Context: an optimization exercise on an open-source flow, tuned for small area and a short achievable clock period. The choices shown serve that exercise and are no tape-out recipe.
Function was checked by simulation only, so behaviour that the tests miss may differ from the original.

### design.v
`timescale 1ns / 1ps
module acclerator #(
    parameter n = 9'h00a,   
    parameter k = 9'h003,   
    parameter p = 9'h002,   
    parameter s = 1,        
    parameter ptype = 1,   
    parameter act_type = 0, 
    parameter N = 16,      
    parameter Q = 12,      
    parameter AW = 10,     
    parameter DW = 16,     
    parameter p_sqr_inv = 16'b0000010000000000  
) (
    input clk,
    input global_rst,
    input ce,
    input [15:0] activation,
    input [(k*k)*16-1:0] weights,
    output [15:0] data_out,
    output valid_op,
    output end_op,
    output [15:0] conv_out,
    output conv_valid,
    output conv_end
);
    wire [N-1:0] conv_op;
    wire valid_conv,end_conv;
    wire valid_ip;
    wire [N-1:0] relu_op;
    wire [N-1:0] tanh_op;
    wire [N-1:0] pooler_ip;
    wire [N-1:0] pooler_op;
    reg [N-1:0] pooler_op_reg;
    convolver #(.n(n),.k(k),.s(s),.N(N),.Q(Q)) conv ( 
            .clk(clk), 
            .ce(ce), 
            .weights(weights), 
            .global_rst(global_rst), 
            .activation(activation), 
            .conv_op(conv_op), 
            .end_conv(end_conv), 
            .valid_conv(valid_conv)
        );
    assign conv_valid = valid_conv;
    assign conv_end = end_conv;
    assign conv_out = conv_op;
    assign valid_ip = valid_conv && (!end_conv);
    relu #(.N(N)) act(                              
            .din_relu(conv_op),
            .dout_relu(relu_op)
        );
    generate
        if (act_type) begin : g_tanh
    tanh_lut #(.AW(AW),.DW(DW),.N(N),.Q(Q)) tanh(   
            .clk(clk),
            .rst(global_rst),
            .phase(conv_op),
            .tanh(tanh_op)
        );
        end else begin : g_no_tanh
            assign tanh_op = {N{1'b0}};
        end
    endgenerate
    assign pooler_ip = act_type ? tanh_op : relu_op;  
    pooler #(.N(N),.Q(Q),.m(n-k+1),.p(p),.ptype(ptype),.p_sqr_inv(p_sqr_inv)) pool(  
            .clk(clk),
            .ce(valid_ip),
            .master_rst(global_rst),
            .data_in(pooler_ip),
            .data_out(pooler_op),
            .valid_op(valid_op),
            .end_op(end_op)
        );
    assign data_out = pooler_op;
endmodule
`timescale 1ns / 1ps
module convolver #(
    parameter n = 9'h00a,    
    parameter k = 9'h003,    
    parameter s = 1,         
    parameter N = 16,        
    parameter Q = 12         
) (
    input wire clk,
    input wire ce,
    input wire global_rst,
    input wire [N-1:0] activation,
    input wire [(k*k)*16-1:0] weights,
    output wire [N-1:0] conv_op,
    output wire valid_conv,
    output wire end_conv
);
    reg [31:0] count, count2, count3, row_count;
    reg en1, en2, en3;
    wire [N-1:0] weight [0:k*k-1];
    wire [N-1:0] tmp [k*k+1:0];
    wire conv_vld;
    generate
        genvar l;
        for(l=0; l<k*k; l=l+1) begin
            assign weight[l][N-1:0] = weights[N*l+:N];
        end
    endgenerate
    assign tmp[0] = 'd0;
    generate
        genvar i;
        for(i=0; i<k*k; i=i+1) begin : MAC
            if((i+1)%k == 0) begin                   
                if(i == k*k-1) begin                 
                    mac_manual #(.N(N), .Q(Q)) mac(  
                        .clk(clk),                   
                        .ce(ce),                     
                        .sclr(global_rst),           
                        .a(activation),              
                        .b(weight[i]),               
                        .c(tmp[i]),                  
                        .p(conv_op)                  
                    );
                end
                else begin
                    wire [N-1:0] tmp2;
                    mac_manual #(.N(N), .Q(Q)) mac(  
                        .clk(clk),
                        .ce(ce),
                        .sclr(global_rst),
                        .a(activation),
                        .b(weight[i]),
                        .c(tmp[i]),
                        .p(tmp2)
                    );  
                    variable_shift_reg #(.WIDTH(N), .SIZE(n-k)) SR(
                        .d(tmp2),                    
                        .clk(clk),                   
                        .ce(ce),                     
                        .rst(global_rst),            
                        .out(tmp[i+1])               
                    );
                end
            end
            else begin
                mac_manual #(.N(N), .Q(Q)) mac2(
                    .clk(clk),
                    .ce(ce),
                    .sclr(global_rst),
                    .a(activation),
                    .b(weight[i]),
                    .c(tmp[i]),
                    .p(tmp[i+1])
                );
            end
        end
    endgenerate
    always @(posedge clk) begin
        if(global_rst) begin
            count <= 0;                          
            count2 <= 0;                         
            count3 <= 0;                         
            row_count <= 0;                      
            en1 <= 0;
            en2 <= 1;
            en3 <= 0;
        end
        else if(ce) begin
            if(count == (k-1)*n+k-1) begin       
                en1 <= 1'b1;
                count <= count + 1'b1;
            end
            else begin 
                count <= count + 1'b1;
            end
        end
        if(!global_rst) begin    
            if(en1 && en2) begin
                if(count2 == n-k) begin
                    count2 <= 0;
                    en2 <= 0 ;
                    row_count <= row_count + 1'b1;
                end
                else count2 <= count2 + 1'b1;
            end
            if(~en2) begin
                if(count3 == k-2) begin   
                    count3<=0;
                    en2 <= 1'b1;
                end
                else count3 <= count3 + 1'b1;
            end
            if((((count2 + 1) % s == 0) && (row_count % s == 0))||(count3 == k-2)&&(row_count % s == 0)||(count == (k-1)*n+k-1)) begin
                en3 <= 1;  
            end
            else begin
                en3 <= 0;
            end
        end
    end
    assign conv_vld = (en1 && en2 && en3);
    assign end_conv = (count>= n*n+2) ? 1'b1 : 1'b0;
    assign valid_conv = conv_vld;
endmodule
module mac_manual #(parameter N = 16,parameter Q = 12)(
    input clk,sclr,ce,
    input [N-1:0] a,
    input [N-1:0] b,
    input [N-1:0] c,
    output [N-1:0] p
    );
    wire [N-1:0] mult,add;
    reg [N-1:0] tmp;
    wire ovr;
    qmult #(N,Q) mul (
                .clk(clk),
                .rst(sclr),
                .a(a),
                .b(b),
                .q_result(mult),
                .overflow(ovr)
                );
    qadd #(N,Q) add1 (
                .a(mult),
                .b(c),
                .c(add)
                );
    always@(posedge clk,posedge sclr)
           begin
               if(sclr)
               begin
                   tmp <= 0;
               end
               else if(ce)
               begin
                   tmp <= add;
               end
           end
           assign p = tmp;
endmodule
`timescale 1ns / 1ps
module qmult #(
	parameter N = 16,
	parameter Q = 12
) (
	input clk,
	input rst,
	input [N-1:0] a,
	input [N-1:0] b,
	output [N-1:0] q_result,     
	output overflow              
);
	wire [2*N-1:0]	f_result;		 
	wire [N-1:0]   	multiplicand;
	wire [N-1:0]	multiplier;
	wire [N-1:0]    a_2cmp, b_2cmp;
	wire [N-2:0]    quantized_result,quantized_result_2cmp;
	assign a_2cmp = {~a[N-1],~a[N-2:0]+ 1'b1};   
	assign b_2cmp = {~b[N-1],~b[N-2:0]+ 1'b1};   
    assign multiplicand = (a[N-1]) ? a_2cmp : a;              
    assign multiplier   = (b[N-1]) ? b_2cmp : b;
	assign f_result = multiplicand[N-2:0] * multiplier[N-2:0];   
    assign q_result[N-1] = (a[N-1]^b[N-1]) & (|quantized_result);                      
    assign quantized_result = f_result[N-2+Q:Q];               
    assign quantized_result_2cmp = ~quantized_result[N-2:0] + 1'b1;   
    assign q_result[N-2:0] = (a[N-1]^b[N-1]) ? quantized_result_2cmp : quantized_result;  
    assign overflow = (f_result[2*N-2:N-1+Q] > 0) ? 1'b1 : 1'b0;
endmodule
`timescale 1ns / 1ps
module qadd #(
	parameter N = 16,
	parameter Q = 12
) (
    input [N-1:0] a,
    input [N-1:0] b,
    output [N-1:0] c
);
    assign c = a + b;
endmodule
`timescale 1ns / 1ps
module variable_shift_reg #(
    parameter WIDTH = 8,
    parameter SIZE = 3
) (
    input clk,
    input ce,
    input rst,
    input [WIDTH-1:0] d,
    output [WIDTH-1:0] out
);
    reg [WIDTH-1:0] sr [SIZE-1:0];
    generate
        genvar i;
        for(i=0; i<SIZE; i=i+1) begin
            always@(posedge clk or posedge rst) begin
                if(rst) begin
                    sr[i] <= 'd0;
                end
                else if(ce) begin
                    if(i == 'd0) begin
                        sr[i] <= d;
                    end
                    else begin
                        sr[i] <= sr[i-1];
                    end
                end
            end
        end
        assign out = sr[SIZE-1];
    endgenerate
endmodule
`timescale 1ns / 1ps
module pooler #(
    parameter m = 9'h00c,   
    parameter p = 9'h003,   
    parameter N = 16,   
    parameter Q = 12,   
    parameter ptype = 1,  
    parameter p_sqr_inv = 16'b0000010000000000   
) (
    input clk,
    input ce,
    input master_rst,
    input [N-1:0] data_in,
    output [N-1:0] data_out,
    output valid_op,  
    output end_op    
);
    wire rst_m, load_sr, global_rst;   
    wire [1:0] sel;
    wire [N-1:0] comp_op;
    wire [N-1:0] sr_op;
    wire [N-1:0] max_reg_op;
    wire [N-1:0] div_op;
    wire ovr;
    wire [N-1:0] mux_out;
    control_logic2 #(
        m,p
    ) log (
	    .clk(clk),
	    .master_rst(master_rst),
	    .ce(ce),
	    .sel(sel),
	    .rst_m(rst_m),
	    .op_en(valid_op),
	    .load_sr(load_sr),
	    .global_rst(global_rst),
	    .end_op(end_op)
    );
    comparator2 #(
        .N(N),
        .ptype(ptype)
    ) cmp (
        .ce(ce),         
	    .ip1(data_in),
	    .ip2(mux_out),
	    .comp_op(comp_op)
    );
    max_reg #(
        .N(N)
    ) m1 (               
    	.clk(clk),
    	.ce(ce),
	    .din(comp_op),
	    .rst_m(rst_m),
	    .master_rst(master_rst),
	    .reg_op(max_reg_op)
    );
    variable_shift_reg #(
        .WIDTH(N),
        .SIZE((m/p))
    ) SR (
        .d(comp_op),                 
        .clk(clk),                 
        .ce(load_sr),                 
        .rst(global_rst && master_rst),         
        .out(sr_op)             
    );
    input_mux #(
        .N(N)
    ) mux (
        .ip1(sr_op),
        .ip2(max_reg_op),
        .sel(sel),
        .op(mux_out)
    );
    qmult #(N,Q) mul (clk,rst_m,max_reg_op,p_sqr_inv,div_op,ovr); 
    assign data_out = ptype ? max_reg_op : div_op;  
endmodule
`timescale 1ns / 1ps
module control_logic2 (
    input clk,
    input master_rst,
    input ce,                
    output reg [1:0] sel,    
    output reg rst_m,        
    output reg op_en,        
    output reg load_sr,      
    output reg global_rst,   
    output reg end_op        
);
    parameter m = 9'h004;    
    parameter p = 9'h002;    
    integer row_count;   
    integer col_count;   
    integer count;      
    integer nbgh_row_count;  
    always @(posedge clk) begin
        if(master_rst)begin
            sel <= 0;
            load_sr <= 0;
            rst_m <= 0;
            op_en <= 0;
            global_rst <= 0;
            end_op <= 0;
        end
        else begin
            if(((col_count+1)%p !=0)&&(row_count == p-1)&&(col_count == p*count + (p-2))&&ce) begin   
                op_en <= 1;
            end
            else begin
                op_en <= 0;
            end
            if(ce) begin
                if(nbgh_row_count == m/p) begin   
                    end_op <= 1;
                end
                else begin
                    end_op <= 0;
                end
                if(((col_count+1) % p != 0)&&(col_count == m-2)&&(row_count == p-1)) begin   
                    global_rst <= 1;
                end
                else begin
                    global_rst <= 0;
                end
                if((((col_count+1) % p == 0)&&(count != m/p-1)&&(row_count != p-1))||((col_count == m-1)&&(row_count == p-1))) begin   
                    rst_m <= 1;
                end
                else begin
                    rst_m <= 0;
                end
                if(((col_count+1) % p != 0)&&(col_count == m-2)&&(row_count == p-1)) begin
                    sel <= 2'b10;
                end
                else begin
                    if((((col_count) % p == 0)&&(count == m/p-1)&&(row_count != p-1))|| (((col_count) % p == 0)&&(count != m/p-1)&&(row_count == p-1))) begin      
                        sel<=2'b01;
                    end
                    else begin
                        sel <= 2'b00;
                    end
                end
                if((((col_count+1) % p == 0)&&((count == m/p-1)))||((col_count+1) % p == 0)&&((count != m/p-1))) begin   
                    load_sr <= 1;
                end
                else begin
                    load_sr <= 0;
                end
            end
        end
    end
    always @(posedge clk) begin
        if(master_rst) begin
            row_count <=0;
            col_count <=32'hffffffff;
            count <=32'hffffffff;
            nbgh_row_count <=0;
        end
        else begin
            if(ce) begin
                if(global_rst) begin
                    row_count <=0;
                    col_count <=32'h0; 
                    count <=32'h0; 
                    nbgh_row_count <= nbgh_row_count + 1'b1; 
                end
                else begin
                    if(((col_count+1) % p == 0)&&(count == m/p-1)&&(row_count != p-1)) begin  
                        col_count <= 0;
                        row_count <= row_count + 1'b1;
                        count <=0;
                    end
                    else begin
                        col_count<=col_count+1'b1;
                        if(((col_count+1) % p == 0)&&(count != m/p-1)) begin
                            count <= count+ 1'b1;
                        end
                    end
                end
            end
        end
    end
endmodule
`timescale 1ns / 1ps
module input_mux #(
    parameter N = 16
) (
    input [N-1:0] ip1,
    input [N-1:0] ip2,
    input [1:0] sel,
    output [N-1:0] op
);
    assign op = (sel == 2'b01) ? ip1 : ((sel == 2'b00) ? ip2: 0);
endmodule
`timescale 1ns / 1ps
module comparator2 #(
    parameter N = 16,
    parameter Q = 12,
    parameter ptype = 1
) (
    input ce,
    input [N-1:0] ip1,
    input [N-1:0] ip2,
    output [N-1:0] comp_op
);
    wire [N-1:0] ip1_2cmp, ip2_2cmp;   
    reg [N-1:0] temp;
    assign ip1_2cmp = {~ip1[N-1],~ip1[N-2:0] + 1'b1};
    assign ip2_2cmp = {~ip2[N-1],~ip2[N-2:0] + 1'b1};
    assign comp_op = ce ? temp : 'd0;
    always@(*) begin
        if(ptype == 0) begin
            temp = ip1 + ip2;         
        end
        else begin
            if( (ip1[N-1] == 0) & (ip2[N-1] == 0) ) begin   
                temp = (ip1>ip2) ? ip1:ip2;
            end
            else if ( (ip1[N-1] == 1) & (ip2[N-1] == 1) ) begin   
                temp = (ip1_2cmp > ip2_2cmp) ? ip2 : ip1;
            end
            else if ( (ip1[N-1] == 1) & (ip2[N-1] == 0) ) begin   
                temp = ip2;
            end
            else   
            begin
                temp = ip1;
            end
        end
    end
endmodule
`timescale 1ns / 1ps
module max_reg #(
    parameter N = 16
) (
    input clk,
    input ce,
    input [N-1:0] din,
    input rst_m,
    input master_rst,
    output reg [N-1:0] reg_op
);
    always@(posedge clk) begin
    	if(master_rst)
    		reg_op <= 0;
    	else begin
            if(ce) begin
		   	  if(rst_m) begin
                reg_op <=0;
		      end
		      else begin
                reg_op <= din;
			 end
		    end
		end
	end
endmodule
`timescale 1ns / 1ps
module relu #(
    parameter N = 16
) (
    input [N-1:0] din_relu,
    output [N-1:0] dout_relu
);
    assign dout_relu = (din_relu[N-1] == 0) ? din_relu : 0;
endmodule
### run.sh
#!/bin/bash
# synth_recipe.tcl (not shown) runs the flow's synth.tcl, then flattens the netlist and writes it again
# the make line also repeats each setting of config.mk as NAME=value (left out here)
make -C /OpenROAD-flow-scripts/flow DESIGN_CONFIG=/design/flow/config.mk WORK_HOME=/design/flow/orfs CLKGATE_MAP_FILE= SYNTH_SCRIPT=/design/flow/synth_recipe.tcl finish
### config.mk
export PLATFORM = sky130hd
export DESIGN_NAME = acclerator
export DESIGN_NICKNAME = acclerator
export VERILOG_FILES = /design/flow/design.v
export SDC_FILE = /design/flow/constraint.sdc
export NUM_CORES = 4
export LEC_CHECK = 0
export CAP_MARGIN = 20
export CORE_MARGIN = 2
export CORE_UTILIZATION = 40
export SLEW_MARGIN = 20
### constraint.sdc
create_clock -name core_clock -period 13.0 [get_ports {clk}]
set_input_delay 2.6000 -clock core_clock [delete_from_list [all_inputs] [get_ports {clk}]]
set_output_delay 2.6000 -clock core_clock [all_outputs]
set_load 0.01 [all_outputs]
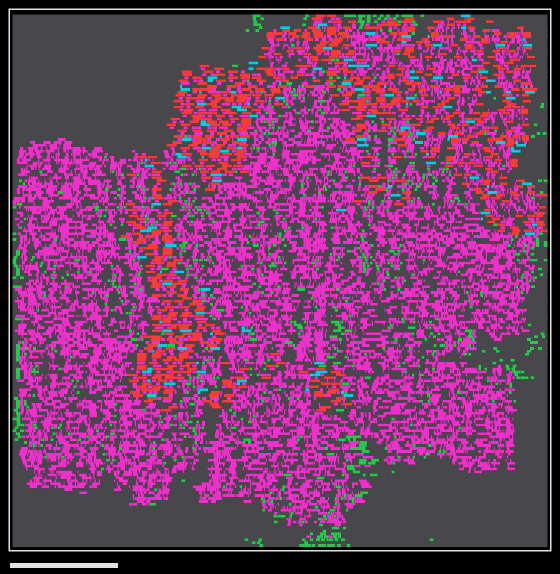
(placement by cell class)
The bar under the picture is 100 µm long. Fill, decap, tap and diode cells in gray.
- all other logic: magenta (cells 9724; share of their area 76%)
- clock drivers and dummy loads: cyan (cells 140; share of their area 2.4%)
- other buffers and delay cells: green (cells 890; share of their area 7.2%)
- flip-flops: red (cells 676; share of their area 15%)
Design Area, Final: 111000 µm²
FP Rows: 181

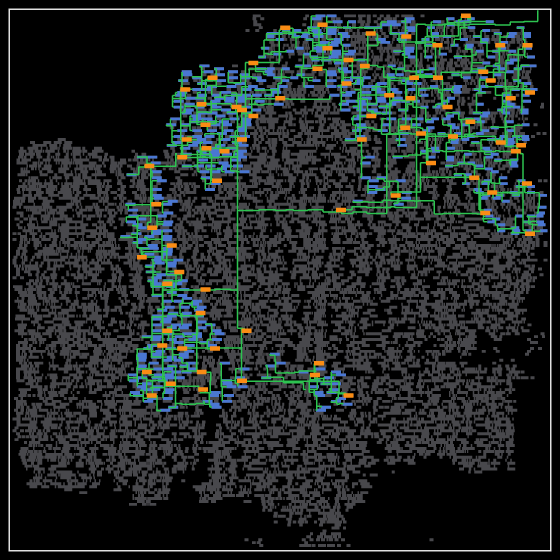
(clock wires, drivers and flops)
- clock wires: green (length 9910 µm)
- cells driving clock nets: orange (count 77)
- flip-flops: blue (count 676)
- routed clock nets: 78
Fin Clk Skew: 0.0304 ns

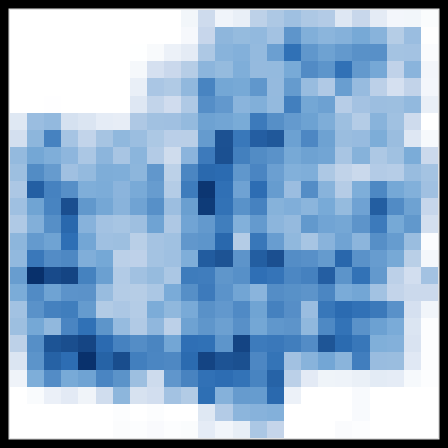
(signal metal coverage by tile)
The die is cut into 25 by 25 equal tiles; white is low, dark blue is high, scaled to the fullest tile. Values are wire area over tile area, all layers added.
- tiles over half the peak: 39%
- emptiest ninth of the die: north-west
- nearly empty tiles: 16%
- fullest tile: 0.49
- densest ninth of the die: center
- mean over tiles: 0.20

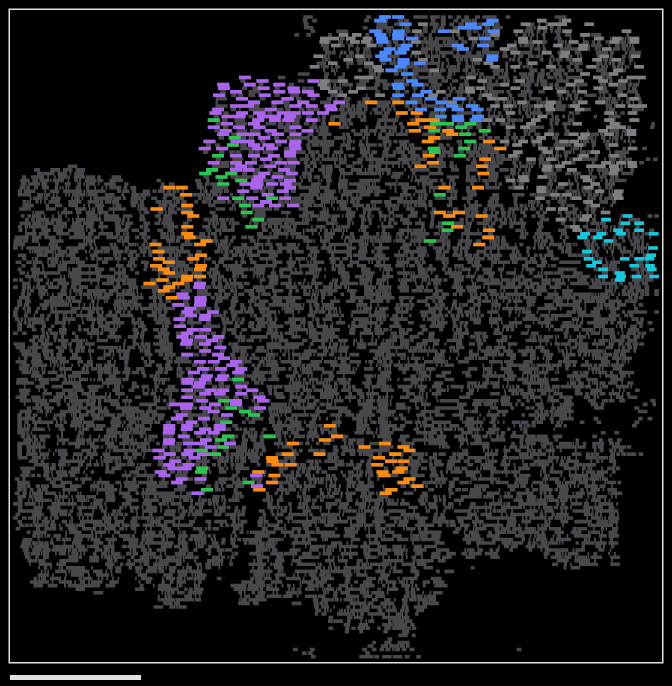
(register map, names as in the netlist)
The bar under the picture is 100 µm long. Other sequential cells in the stronger gray, the rest of the logic in the fainter gray.
- `pool.SR.sr`: blue (placed flops 60)
- `conv.MAC.genblk1.genblk1.SR.sr`: purple (placed flops 224)
- `conv.MAC.genblk1.genblk1.mac.tmp`: green (placed flops 48)
- `conv.MAC.genblk1.mac2.tmp`: orange (placed flops 96)
- `conv.count2`: cyan (placed flops 32)
- not colored: 216
Final Util: 45.6%
Seq area share: 14.1%

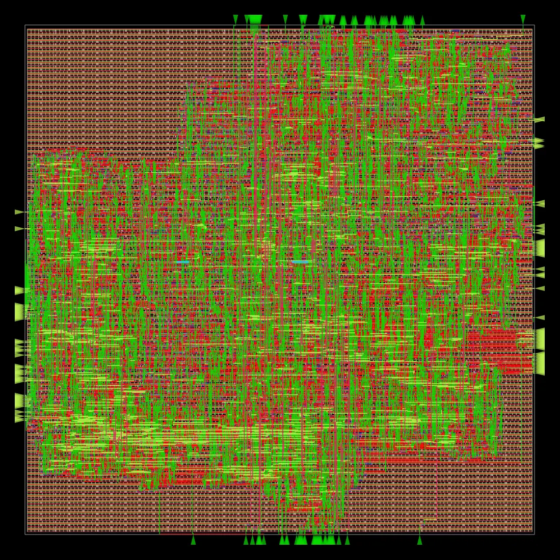
(signal routing as the flow saved it)
drt total wl: 299000 µm
wire per inst: 20.4 µm
met3 wire length: 17500 µm
met1 WL: 126000 µm
Top Layer Used: met5

==> out/metrics.cfg <==
[run_status]
status=finished clean

[logic_synthesis]
yosysTopAreaCell=fa_1
muxShareOfSynthArea_pct=4.93
syn_area_um2=98100
yosys.cell_types.count=101
synth_top_area_share_pct=30.3
synth_seq_cells=676
syn_inst=10800
synth_compound_area_share_pct=7.47
synth_ff_type=dfrtp_1
yosysSeqAreaShare_pct=16.0
yosys.area_share.simple_pct=15.5
syn-num-nets=13300
synth_top_family_by_area=adder cells
synthAdderAreaFrac_pct=41.0

[detailed_routing]
ant_nets=0
detail_route.vias_per_cell=5.34
route.detailed.drc=0
drtIter0Drc=5789
first_pass_iters=9
via_count=78200

[finish]
final_cell_mix=inv_1 (1495), fa_1 (1484), nor2_1 (1470), nand2_1 (1189), ha_1 (842)
drive_gt1_share_pct=11.6
fin_nets=13900
area_growth_pct=13.3
finalNonFillerCells=14600

[sta]
fin_tns_setup_ns=0
period_needed_ns=12.32
period_share_pct=94.8
hold_viol=0
setup_viol=0

[die]
dieArea_um2=249000
num_io_pins=199
core_um2=243000
die_h_um=499

[global_routing]
track_usage_pct=24.4
grt_busiest_layer=met2
grt_pass1_vias=83500
grt_overflow=0
grt_util_met3_pct=2.86
grt_util_met2_pct=40.9
met1_usage_pct=32.0
grt_antenna_before_repair=11

[clock_tree]
cts_root_buffer=clkbuf_16
cts_setup_buffers=0
cts_max_level=3
clk_latency_ns=0.69
cts_hold_buf=0
clock_path_buffers=3
cts_sinks=676
cts_tree=built
cts.clk_slew.worst_paths_ns=0.06
ctsResizeCount=0
cts_buffers=77

[setup_path]
worst_path_most_repeated_cell=fa_1
worstReg2RegEnd=pool.SR.sr[0][4]$_DFFE_PP0P_
cp-start-kind=input port
cp-end-kind=register
critPathBufInv=9
slowest_stage=fa_1
cpLargestDelayFamily=adder cells
required_ns=13.58
r2r_slack_ns=8.80
startpoint=activation[5]
cpPeakStageDelay_ns=0.54
critical_path_class=in -> reg

[run]
drv_cap=0

[placed_design]
hpwl_um=238000
postPlaceCellArea_um2=108000
place_congestion=0.956
numPortBuffers=197

[min_path]
hp-start=conv.count2[1]$_DFF_P_
holdPathEnd=conv.count2[1]$_DFF_P_
hold_path_class=reg -> reg

worst max path at each step:
stage / cells after the start / endpoint
after floorplan: 40 / conv.MAC[4].genblk1.mac2.tmp[15]$_DFFE_PP0P_
after global placement: 38 / conv.MAC[5].genblk1.genblk1.mac.tmp[15]$_DFFE_PP0P_
after detailed placement: 38 / conv.MAC[5].genblk1.genblk1.mac.tmp[15]$_DFFE_PP0P_
after CTS: 38 / conv.MAC[5].genblk1.genblk1.mac.tmp[15]$_DFFE_PP0P_
after global routing: 41 / conv.MAC[4].genblk1.mac2.tmp[15]$_DFFE_PP0P_
final: 38 / conv.MAC[5].genblk1.genblk1.mac.tmp[15]$_DFFE_PP0P_
layout make-up:
cell class	instances	area [µm²]	area share, %
clock inverter	35	417	0.375
tap	3202	4010	3.61
antenna	4	10.0	0.00901
inverter	1502	5650	5.08
sequential	676	15700	14.1
clock buffer	105	2190	1.97
multi-input combinational	8222	75400	67.9
timing repair buffer	890	7690	6.93
worst min-delay path, stage by stage (launching register included):
cell,delay (ns)
dfxtp_1,0.32
nand2_1,0.06
a21oi_1,0.05
flip-flops by register name, indices dropped and copies added (netlist names), 15 cells and up:
register and count:
pool.log.count 32, conv.MAC.genblk1.genblk1.mac.tmp 48, pool.SR.sr 60, pool.m1.reg_op 15
pool.log.row_count 32, pool.log.col_count 32, conv.count3 32, conv.MAC.genblk1.genblk1.SR.sr 224
conv.count 32, pool.log.nbgh_row_count 32, conv.MAC.genblk1.mac2.tmp 96, conv.count2 32
cell usage after synthesis, types with 156 or more instances:
cell type and count:
inv_1 1497, fa_1 1484, nor2_1 1471, nand2_1 1190
ha_1 842, xnor2_1 489, dfrtp_1 428, clkbuf_1 386
mux2_2 379, xor2_1 358, a21oi_1 268, dfxtp_1 248
o21ai_0 247, nand3_1 156
layer usage:
metal / up-vias / share of wire [%]
met5: - / 0.0077
met4: 4 / 4.5
met3: 540 / 5.8
met2: 2346 / 47
met1: 39600 / 42
li1: 35800 / -
logic make-up after synthesis:
| group | Yosys count |
|---|---|
| and+or+nand+nor | 3503 |
| adders and majority gates | 2326 |
| buffers and inverters | 1934 |
| AOI/OAI and AO/OA | 1107 |
| xor gates and xnor gates | 852 |
| DFF | 676 |
| muxes | 433 |
| other | 1 |
through the flow:
stage / util [%] / worst slack [ns]
after global routing: 45.6 / -0.0182
after CTS: 45.6 / 0.571
final: 45.6 / 0.681
after floorplan: - / 0.741
after global placement: 44.5 / -0.0424
after detailed placement: 44.5 / -0.0999

==> static timing again, ports no longer ideal <==
The results above use ideal ports. As a check the final layout listed here was re-extracted and re-timed, cells and wires unchanged. Step 1 (the two cells are an assumption about what drives the block):
set clk [get_ports {clk}]
set_driving_cell -lib_cell sky130_fd_sc_hd__clkbuf_16 $clk
set_driving_cell -lib_cell sky130_fd_sc_hd__buf_2 [delete_from_list [all_inputs] $clk]
Step 2 times the ports against the registers' clock, not the clock port: input delays grow and output delays shrink by t, the midpoint of the rising clock arrivals with the driver on. Three values: no drivers, after step 1, after step 2; two values: the first two.
t (ns): 0.756
setup slack, ns: 0.681 / 0.738 / -0.017
worst hold slack (ns): 0.481 / 0.481 / 0.481
worst register clock-pin slew, ns: 0.07 / 0.07
pins driven straight from the clock port: 1
With both steps, setup timing fails in this run, where it was met with ideal ports. The setup slack of this run moves by +0.057 ns with the drivers and by -0.698 ns with both steps.
